This is an optimization exercise on Yosys and OpenROAD, whose aim is small area and a short achievable clock period, not a production implementation.
In this exercise RTL edits were held to simulation tests only and were not proved equivalent to the original.
The series may have gaps, and a smaller design here may also do less where the tests do not look.

`design/flow/config.mk`:
```
export PLATFORM = sky130hd
export DESIGN_NAME = day1_solver
export DESIGN_NICKNAME = day1_solver
export VERILOG_FILES = /design/flow/design.v
export SDC_FILE = /design/flow/constraint.sdc
export NUM_CORES = 4
export LEC_CHECK = 0
export CAP_MARGIN = 20
export CORE_MARGIN = 2
export CORE_UTILIZATION = 40
export SLEW_MARGIN = 20
```
`design/flow/constraint.sdc`:
```
create_clock -name core_clock -period 50.0 [get_ports {clk}]
set_input_delay 10.0000 -clock core_clock [delete_from_list [all_inputs] [get_ports {clk}]]
set_output_delay 10.0000 -clock core_clock [all_outputs]
set_load 0.01 [all_outputs]
```
`design/flow/design.v`:
```
module day1_solver #(
    parameter W = 8
) (
    input wire clk,
    input wire reset,
    input wire valid_in,
    input wire [W*17-1:0] flat_data,  
    input wire [W-1:0] valid_mask,  
    output reg [31:0] part1_count,
    output reg [31:0] part2_count
);
    wire [16:0] items [0:W-1];
    genvar i;
    generate
        for (i=0; i<W; i=i+1) begin : unpack
            assign items[i] = flat_data[i*17 +: 17];
        end
    endgenerate
    reg [6:0] current_pos;  
    localparam OFFSET = 1100000;
    function [20:0] div100;
        input [31:0] x;
        begin
            div100 = x[20:0] / 21'd100;
        end
    endfunction
    function [6:0] mod100;
        input [31:0] x;
        begin
            mod100 = x[20:0] % 21'd100;
        end
    endfunction
    reg signed [31:0] displacements [0:W-1];
    integer j;
    always @(*) begin
        for (j=0; j<W; j=j+1) begin
            if (items[j][16]) begin  
                displacements[j] = {16'b0, items[j][15:0]};
            end else begin  
                displacements[j] = -{16'b0, items[j][15:0]};
            end
        end
    end
    reg signed [31:0] prefix_disp [0:W-1];
    always @(*) begin
        prefix_disp[0] = displacements[0];
        for (j=1; j<W; j=j+1) begin
            prefix_disp[j] = prefix_disp[j-1] + displacements[j];
        end
    end
    reg [4:0] batch_zeros;
    reg signed [31:0] batch_wraps;
    reg signed [31:0] abs_pos;
    reg signed [31:0] start_pos_ext;
    reg signed [31:0] prev_offset_sum;  
    reg signed [31:0] step_target;
    always @(*) begin
        batch_zeros = 0;
        start_pos_ext = current_pos;  
        for (j=0; j<W; j=j+1) begin
            step_target = start_pos_ext + prefix_disp[j];
            if (mod100(step_target + OFFSET) == 0) begin
                batch_zeros = batch_zeros + 1;
            end
        end
    end
    reg signed [31:0] p2_start;
    reg signed [31:0] p2_end;
    reg signed [31:0] dist_val;
    reg dir_right;
    always @(*) begin
        batch_wraps = 0;
        for (j=0; j<W; j=j+1) begin
             if (j == 0) p2_start = current_pos;
             else p2_start = current_pos + prefix_disp[j-1];
             p2_end = current_pos + prefix_disp[j];
             dist_val = displacements[j];  
             if (dist_val >= 0) begin  
                 batch_wraps = batch_wraps + ( div100(p2_end + OFFSET) - div100(p2_start + OFFSET) );
             end else begin  
                 batch_wraps = batch_wraps + ( div100(p2_start - 1 + OFFSET) - div100(p2_end - 1 + OFFSET) );
             end
        end
    end
    reg signed [31:0] next_target;
    always @(*) begin
        next_target = current_pos + prefix_disp[W-1];
    end
    always @(posedge clk or posedge reset) begin
        if (reset) begin
            current_pos <= 50;
            part1_count <= 0;
            part2_count <= 0;
        end else if (valid_in) begin
            part1_count <= part1_count + batch_zeros;
            part2_count <= part2_count + batch_wraps;
            current_pos <= mod100(next_target + OFFSET);
        end
    end
endmodule
```
`design/flow/run.sh`:
```
#!/bin/bash
# synth_recipe.tcl (not shown) runs the flow's synth.tcl, then flattens the netlist and writes it again
# the make line also repeats each setting of config.mk as NAME=value (left out here)
make -C /OpenROAD-flow-scripts/flow DESIGN_CONFIG=/design/flow/config.mk WORK_HOME=/design/flow/orfs CLKGATE_MAP_FILE= SYNTH_SCRIPT=/design/flow/synth_recipe.tcl finish
```
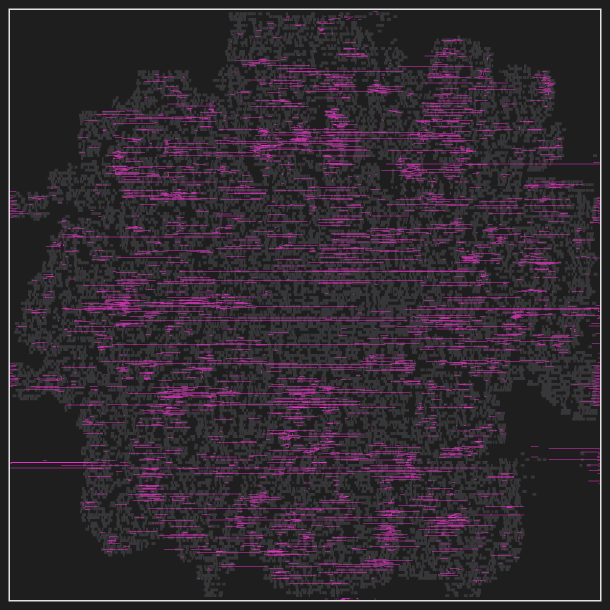
Fig. 1. Metal 3 (run 1).
Cells faint in the background.
share of all routed wire: 7.4%
main direction: horizontal
longest straight run: 286 um
nets with wire on the layer: 2111
wire length on this layer: 32.9 mm

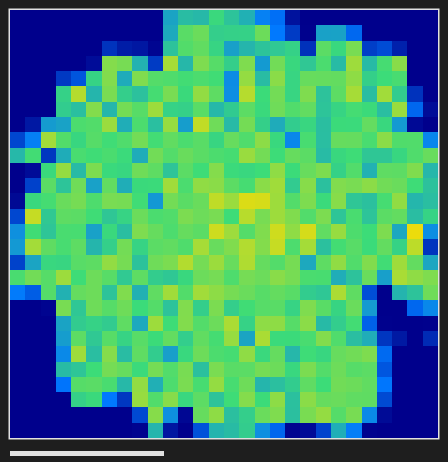
Fig. 2. Local utilization (run 1).
The bar under the picture is 200 um long. 28 x 28 tiles, from dark blue (low) to red (high), 0 to 100% covered.
fullest tile: 73%
mean over tiles: 40%
densest ninth of the die: center

==> notes.md, run 1 <==
Route:
- The post-route DRC violation count is 0.
- The first-pass iteration count of the detailed router is 12.
- The first routing iteration left 13960 violations.
- The count of antenna-violating nets left after detailed routing is 0.
- The mean routed wirelength per cell is 20.30 um.
- For this block, the routed nets add up to 441900 um of wire.
- The via count is 140800.
- The via density per instance is 6.469.

Setup path:
- The worst setup path is launched from a primary input.
- The highest-delay cell along the critical path is xnor2_1.
- For the worst setup path, the data arrival time is 46670 ps.
- In this run the worst path has a maximum fanout of 15.
- The required time at the worst-slack endpoint is 50240 ps.
- For flop-to-flop paths, the worst setup slack is 20450 ps.
- The critical path is of the in -> reg type.
- The launch point of the critical path is flat_data[0].
- The worst register-to-register path ends at part2_count[31]$_DFFE_PP0P_.
- The critical path ends at part2_count[31]$_DFFE_PP0P_.
- The worst register-to-register path has a depth of 109.
- The peak per-stage delay on the critical path is 890 ps.
- The startpoint of the worst-slack reg-to-reg timing path is current_pos[1]$_DFFE_PP1P_.
- The critical path capture point type is a flip-flop.

Synth:
- The number of warnings printed during yosys synthesis is 3.
- The library cell with the largest summed area after synthesis is xnor2_1.
- nor2_1 is the most common cell in the netlist.
- After synthesis, the most frequently instantiated cells are nor2_1 (1538), a21oi_1 (1407), nand2_1 (1328).
- The share of synthesized area in the top cell type comes to 9.087%.
- Among all flip-flop cells after synthesis, the most frequent one is dfrtp_1.
- The number of cells produced by synthesis is 17870.
- Of all flip-flops after synthesis, the portion carrying an async set or reset was 100.0%.
- The post-synthesis average cell area is 6.779 sq um.
- In this run, synthesis inferred 0 flip-flops with an integrated enable.
- Yosys mapped the design onto 166 distinct sky130hd cell types.
- The share of the yosys chip area belonging to registers is 1.470%.
- The synthesized netlist occupies a cell area of 121200 sq um.
- Synthesis inferred 71 register bits.

Clocking:
- The post-cts repair resize count is 0.
- The clock sink count is 71.
- Once the clock tree was built, the setup fixing pass inserted 0 buffers.
- Hold repair after CTS inserted 0 buffers.
- TritonCTS built the clock tree.
- The H-tree was split into 3 levels.
- Clock latency on the worst-skew pair, taken at its later pin, is 360 ps.
- The clock tree buffer depth is 2.
- The total CTS buffers is 9.
- The root buffer selected by CTS is clkbuf_16.
- After clock tree synthesis, the clock-pin slew on the worst setup and hold paths is 70 ps.

Final layout:
- The total number of nets in the final design is 18870.
- Leaving out fill and tap cells, the most frequent cell in the layout is nor2_1.
- In the layout the commonest cells are nor2_1 (1535), a21oi_1 (1407), nand2_1 (1328).
- From synthesis to final layout, the design area changed by 5.437%.

Place:
- The count of port buffers added during placement is 202.
- The placer congestion estimate is 0.9739.
- Detailed placement finished with a half-perimeter wire length of 362900 um.

STA:
- Of the available clock period, the critical path in the final layout requires 92.85%.
- The total count of max-transition violations in the final report was 0.
- The total negative setup slack is 0 ps.
- The setup clock skew after layout is 10.99 ps.
- The highest clock rate is 21.54 MHz.
- Subtracting the final worst setup slack from the clock period gives 46430 ps.
- The number of hold-slack violations in the final timing report came to 0.
- The slew at the pin closest to its max-slew limit is 1191 ps.
- The count of endpoints failing setup in the final report is 0.
- The worst pin sits at a relative slew slack of 20.41%.
- Setup repair after global routing left no endpoint under its margin.

GRT:
- The via count of the first global-routing pass is 123300.
- The global-route total usage across every layer is 26.76%.
- For met1 alone, demand over resource in global routing was 37.33%.
- The busiest metal layer after global routing is met2.
- Entering global routing, the biggest net connects 52 pins.
- For met2 alone, demand over resource in global routing was 41.97%.
- The first global-routing pass estimated 683500 um of wire.
- After global routing the overflow that remains totals 0.
- The number of antenna violations at the first check in global routing is 18.

Worst hold path:
- The start point of the worst hold path is part1_count[31]$_DFFE_PP0P_.
- The end point of the worst hold path is part1_count[31]$_DFFE_PP0P_.
- Along the worst hold path, the cell count comes to 1.
- The path class of the tightest hold or removal check is reg -> reg.

Floorplanning:
- The width of the die is 554.4 um.
- The die is 554.4 um tall.
- The effective utilization at floorplan is 40.11%.
- The floorplan has 202 rows.
- The die outline area is 307300 sq um.
- The total area inside the core boundary comes to 302000 sq um.

Job:
- The total of max-cap violations is 0.

Status:
- The run finished with no timing, DRC or antenna violations.
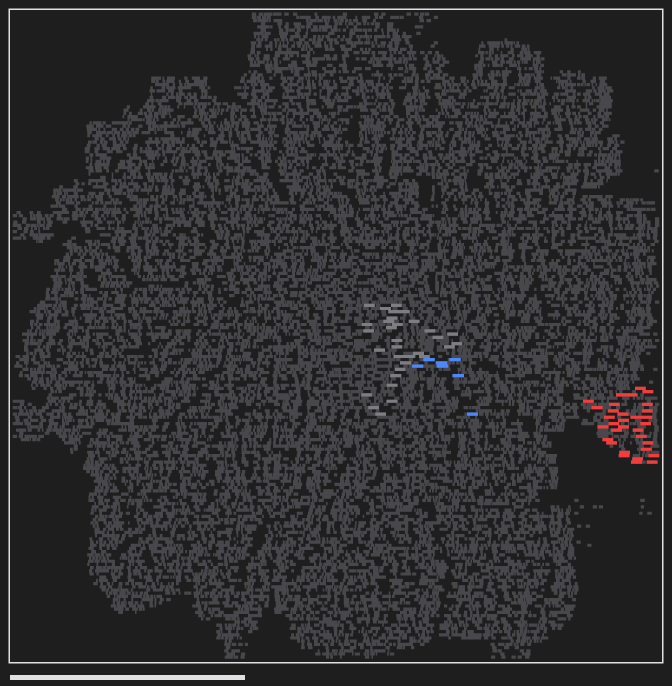
Fig. 3. Where the registers sit (run 1).
The bar under the picture is 200 um long.
legend:
  `part1_count`:
    color: red
    flops: 32
  `current_pos`:
    color: blue
    flops: 7
not colored: 32

[run 1: kinds of logic after synthesis]
| group | after synthesis | share of synthesized area, % |
|---|---|---|
| AOI/OAI and AO/OA | 6939 | 40.48 |
| and+or+nand+nor | 6287 | 26.18 |
| xor gates and xnor gates | 1680 | 12.55 |
| buffers and inverters | 1451 | 4.760 |
| adders and majority gates | 1016 | 10.83 |
| muxes | 425 | 3.716 |
| DFF | 71 | 1.470 |
| other | 2 | 0.006199 |
[run 1: cell type report]
| cell class | count | area [sq um] |
|---|---|---|
| sequential | 71 | 1785 |
| tap | 3978 | 4977 |
| multi-input combinational | 16360 | 113700 |
| antenna | 9 | 22.52 |
| timing repair buffer | 361 | 3208 |
| clock buffer | 9 | 225.2 |
| clock inverter | 7 | 96.34 |
| fill | 31710 | 174300 |
| inverter | 981 | 3684 |
[run 1: sequential cells by signal (all words and copies together), names as in the netlist]
name / flops
part1_count: 32
part2_count: 32
current_pos: 7
[run 1: stage by stage]
step / util (%) / cell area (sq um) / hold slack, ps / worst slack [ps] / std cells
after global routing: 42.29 / 127700 / 497.3 / 520.8 / 21770
after detailed placement: 42.17 / 127400 / 476.7 / 4085 / 21750
after floorplan: - / 121200 / 507.0 / 10530 / 17880
after CTS: 42.27 / 127700 / 489.9 / 4313 / 21760
final: 42.29 / 127700 / 482.8 / 3575 / 21770
after global placement: 42.17 / 127400 / 463.6 / 4194 / 21750
[run 1: critical path, delay by kind of cell]
kind                     cells  cell delay, ps
AO/OA/AOI/OAI               60           17260
XOR/XNOR                    13            5850
buffers and inverters        9            2420
multiplexers                 1             380
adder cells (fa/ha/maj)     11            4450
AND/OR/NAND/NOR             34            6280
[run 1: layer usage]
metal | up-vias | wire [um] | part of all wire (%)
met5 | - | 132 | 0.030
met4 | 20 | 18490 | 4.2
met3 | 582 | 32940 | 7.5
met2 | 5196 | 190300 | 43
met1 | 66430 | 200100 | 45
li1 | 68620 | - | -
## Run 2: large edit since run 1, in outline
design/flow/design.v: 100 -> 1379 lines; modules unchanged: 0
  day1_solver: edited, 100 -> 1379 lines
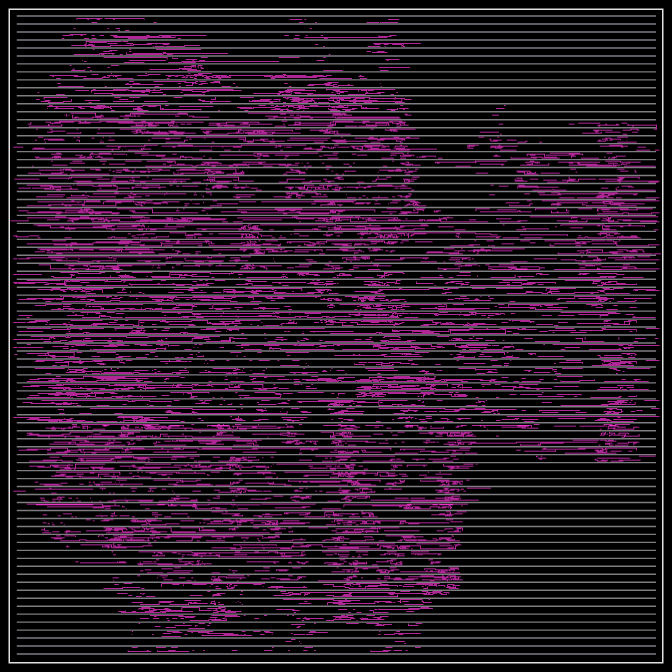
Fig. 4. M1 wires (run 2).
Supply wires on this layer in gray.
wire length on this layer: 20.1 mm
nets with wire on the layer: 2613
main direction: horizontal

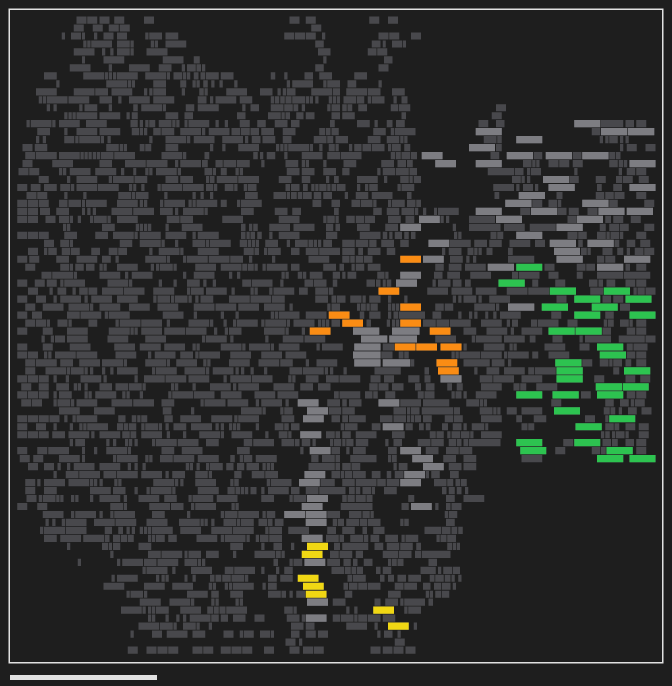
Fig. 5. Where the registers sit (run 2).
The bar under the picture is 50 um long.
legend:
  `yq`:
    color: orange
    flops: 13
    where: center
  `tot2`:
    color: green
    flops: 32
    where: east
  `rbq6`:
    color: yellow
    flops: 7
    where: south
not colored: 74

==> run 2 against run 1 <==
Effect of this change: clock-buffer cell count up 12; via count is 91% lower; non-clock buffer count fell by 158; cell count shrank 88%; synthesized cell count is 89% lower; utilization rose by 4.8 points; first-iteration DRC count down 97%; largest cell class unchanged.
==> notes.md, run 2 <==
Status:
- The run finished with no timing, DRC or antenna violations.

Synth:
- After synthesis, the netlist uses 60 different library cells.
- After synthesis, the share of cell area in mux cells is 0.9444%.
- The library cell with the largest summed area after synthesis is fa_1.
- Counting flops with a built-in enable in the synthesized netlist gives 0.
- The register bit count reported by yosys is 126.
- The synthesized-area fraction occupied by adder cells is 51.58%.
- The parity-gate share of the synthesized area counting xor and xnor cells is 8.710%.
- Averaged over all synthesized cells, the footprint is 10.16 sq um.
- The share of the Yosys chip area taken by registers is 15.16%.
- For this run, the number of Yosys warnings is 1.
- The share of flip-flops with an asynchronous set or reset is 57.94%.
- The post-synthesis instance area is 19080 sq um.
- In this run the biggest area consumer among cell types represents 35.05% of the synthesized area.
- The most used flip-flop cell after synthesis is dfrtp_1.
- The largest family of logic cells by synthesized area is adder cells.
- Summing the areas of all compound-gate instances in the mapped netlist gives 5.536% of the synthesized area.

Route:
- In the routed design, unresolved DRC markers number 0.
- For this block, the routed nets add up to 44230 um of wire.
- After detailed routing, the average wire length per cell comes to 16.39 um.
- The detailed router finished its first iteration with 388 violations.
- In the routed layout, each cell is associated on average with a via count of 4.688.
- The final route contains 12650 vias.

Final layout:
- The area occupied by registers is 2893 sq um.
- In the final layout, the multi-input gates occupy 14050 sq um.
- The total number of nets in the final design is 2803.
- The number of antenna diodes in the final layout is 0.
- The layout has 4424 filler cells.
- The number of non-filler instances in the completed layout is 2698.
- The relative area change from synthesis to final layout is 17.02%.
- The largest registers in the layout are tot1 x32, tot2 x32, yq x13.
- The post-layout utilization of the core is 47.05%.

Setup path:
- At the worst endpoint, the arrival time is 16730 ps.
- The worst register-to-register path has a setup slack of 33330 ps.
- The critical path is of the reg -> out type.
- For the worst setup path, the data required time is 40000 ps.
- In this run the worst path has a maximum fanout of 11.
- STA classifies the critical path startpoint as a flip-flop.
- The critical path capture point type is a primary output.
- The highest-delay cell along the critical path is nor2_1.
- The worst register-to-register path begins at xm[3]$_DFF_PP1_.

STA:
- The total count of max-transition violations in the final report is 0.
- The number of hold-slack violations in the final timing report came to 0.
- Based on the critical path, the design can be clocked at up to 37.41 MHz.
- The relative slew slack is 38.68%.
- On the final layout, the worst clock skew is 10.45 ps.
- Setup repair after global routing left no endpoint under its margin.
- The count of endpoints failing setup in the final report is 0.
- Dividing the final minimum period by the clock period gives 53.47%.
- The slew at the pin closest to its max-slew limit is 919.8 ps.

Place:
- The count of port buffers added during placement is 202.
- Routability-driven placement finished with a final weighted congestion of 0.8798.

Floorplanning:
- In this run the standard cell core region covers 47450 sq um.
- The number of rows created at floorplan is 80.
- Once the floorplan was initialized, standard cells occupied 40.21% of the core.
- In this run the vertical extent of the chip is 222.4 um.
- In this run the horizontal extent of the chip is 222.4 um.

GRT:
- The global-route total usage across every layer is 18.77%.
- The via count of the first global-routing pass came to 13920.
- The maximum number of pins on one net before global-route repair is 74.

Clocking:
- After clock tree synthesis, the clock-pin slew on the worst setup and hold paths is 60 ps.
- Post-CTS repair changed the size of 0 cells.
- TritonCTS built the clock tree.
- The total CTS buffers is 17.
- The clock drives 126 sinks.
- The clock tree synthesis step divided the H-tree into 4 levels.
- At the later pin of the worst-skew pair, clock insertion delay measures 420 ps.
- The number of buffers added to fix hold violations after cts is 0.

Job:
- Max-cap violations in this run came to 0.

Worst hold path:
- The startpoint identified for the worst hold timing path is tot2[31]$_DFF_PP0_.
## run 2: cells by family (layout without fill, tap and decap cells)
family / Yosys count / in the layout
multiplexers: 17 / 17
XOR/XNOR: 188 / 188
AO/OA/AOI/OAI: 162 / 162
buffers and inverters: 551 / 757
adder cells (fa/ha/maj): 586 / 586
AND/OR/NAND/NOR: 247 / 247
flip-flops: 126 / 126
## run 2: area by class of cell
| class | count | share of cell area, % |
|---|---|---|
| Clock inverter | 11 | 0.7342 |
| Tap cell | 615 | 3.447 |
| Clock buffer | 21 | 2.063 |
| Sequential cell | 126 | 12.96 |
| Inverter | 522 | 8.777 |
| Multi-Input combinational cell | 1200 | 62.93 |
| Timing Repair Buffer | 203 | 9.091 |
## run 2: metrics by stage
stage | setup WS, ps | hold WS, ps | cell area (sq um)
final | 23270 | 471.4 | 22320
after global routing | 22300 | 492.8 | 22320
after CTS | 23150 | 477.1 | 22320
after detailed placement | 23700 | 461.9 | 21700
after global placement | 23760 | 459.0 | 21700
after floorplan | 25610 | 477.8 | 19080
## run 2: worst max-delay path: cells and delay by family, from the launching register on
family          cells  cell delay, ps
xor+xnor            6            1370
flops               1             570
fa+ha+maj          20            7960
compound gates     13            2290
simple gates       13            3200
buf+inv             5             900
## run 2: worst min path at each step
stage,slack [ps],to,depth (start not counted)
floorplan,480,tot1[0]$_DFF_PP0_,1
global placement,460,tot1[31]$_DFF_PP0_,1
detailed placement,460,tot2[31]$_DFF_PP0_,1
global route,490,tot2[31]$_DFF_PP0_,1
finish,470,tot2[31]$_DFF_PP0_,1
CTS,480,tot2[31]$_DFF_PP0_,1
## run 2: metal layers
layer	share of wire, %	up-vias	GRT usage, %
li1	-	6108	-
met1	45	6228	24.56
met2	50	271	33.46
met3	3.2	41	1.891
met4	1.8	0	4.438
met5	0	-	0

-- what the ideal ports hide --
Ports are ideal in the flow. The routed layouts listed here were re-timed in OpenROAD.
Step 1, drivers: a clkbuf_16 drives clk and a buf_2 each remaining input, both assumed.
Step 2, shift: input delay + t, output delay - t, t = (earliest + latest rising clock arrival at the registers) / 2. This alone moves slack from input paths to output paths.
Slacks: no drivers / after step 1 / after step 2; pairs: no drivers / after step 1.
run | shift t [ns] | setup slack, ns | worst setup path after step 2 | clock arrival spread, ns | cell pins on the clock port's net
run 1 | 0.409 | 3.575 / 3.570 / 3.161 | input to register | 0.012 / 0.012 | 1
run 2 | 0.460 | 23.267 / 23.221 / 23.681 | register to output | 0.010 / 0.010 | 1
After both steps every run listed still meets setup and hold. The setup slack of run 1, which loses most, moves by -0.005 ns with the drivers and by -0.414 ns with both steps.
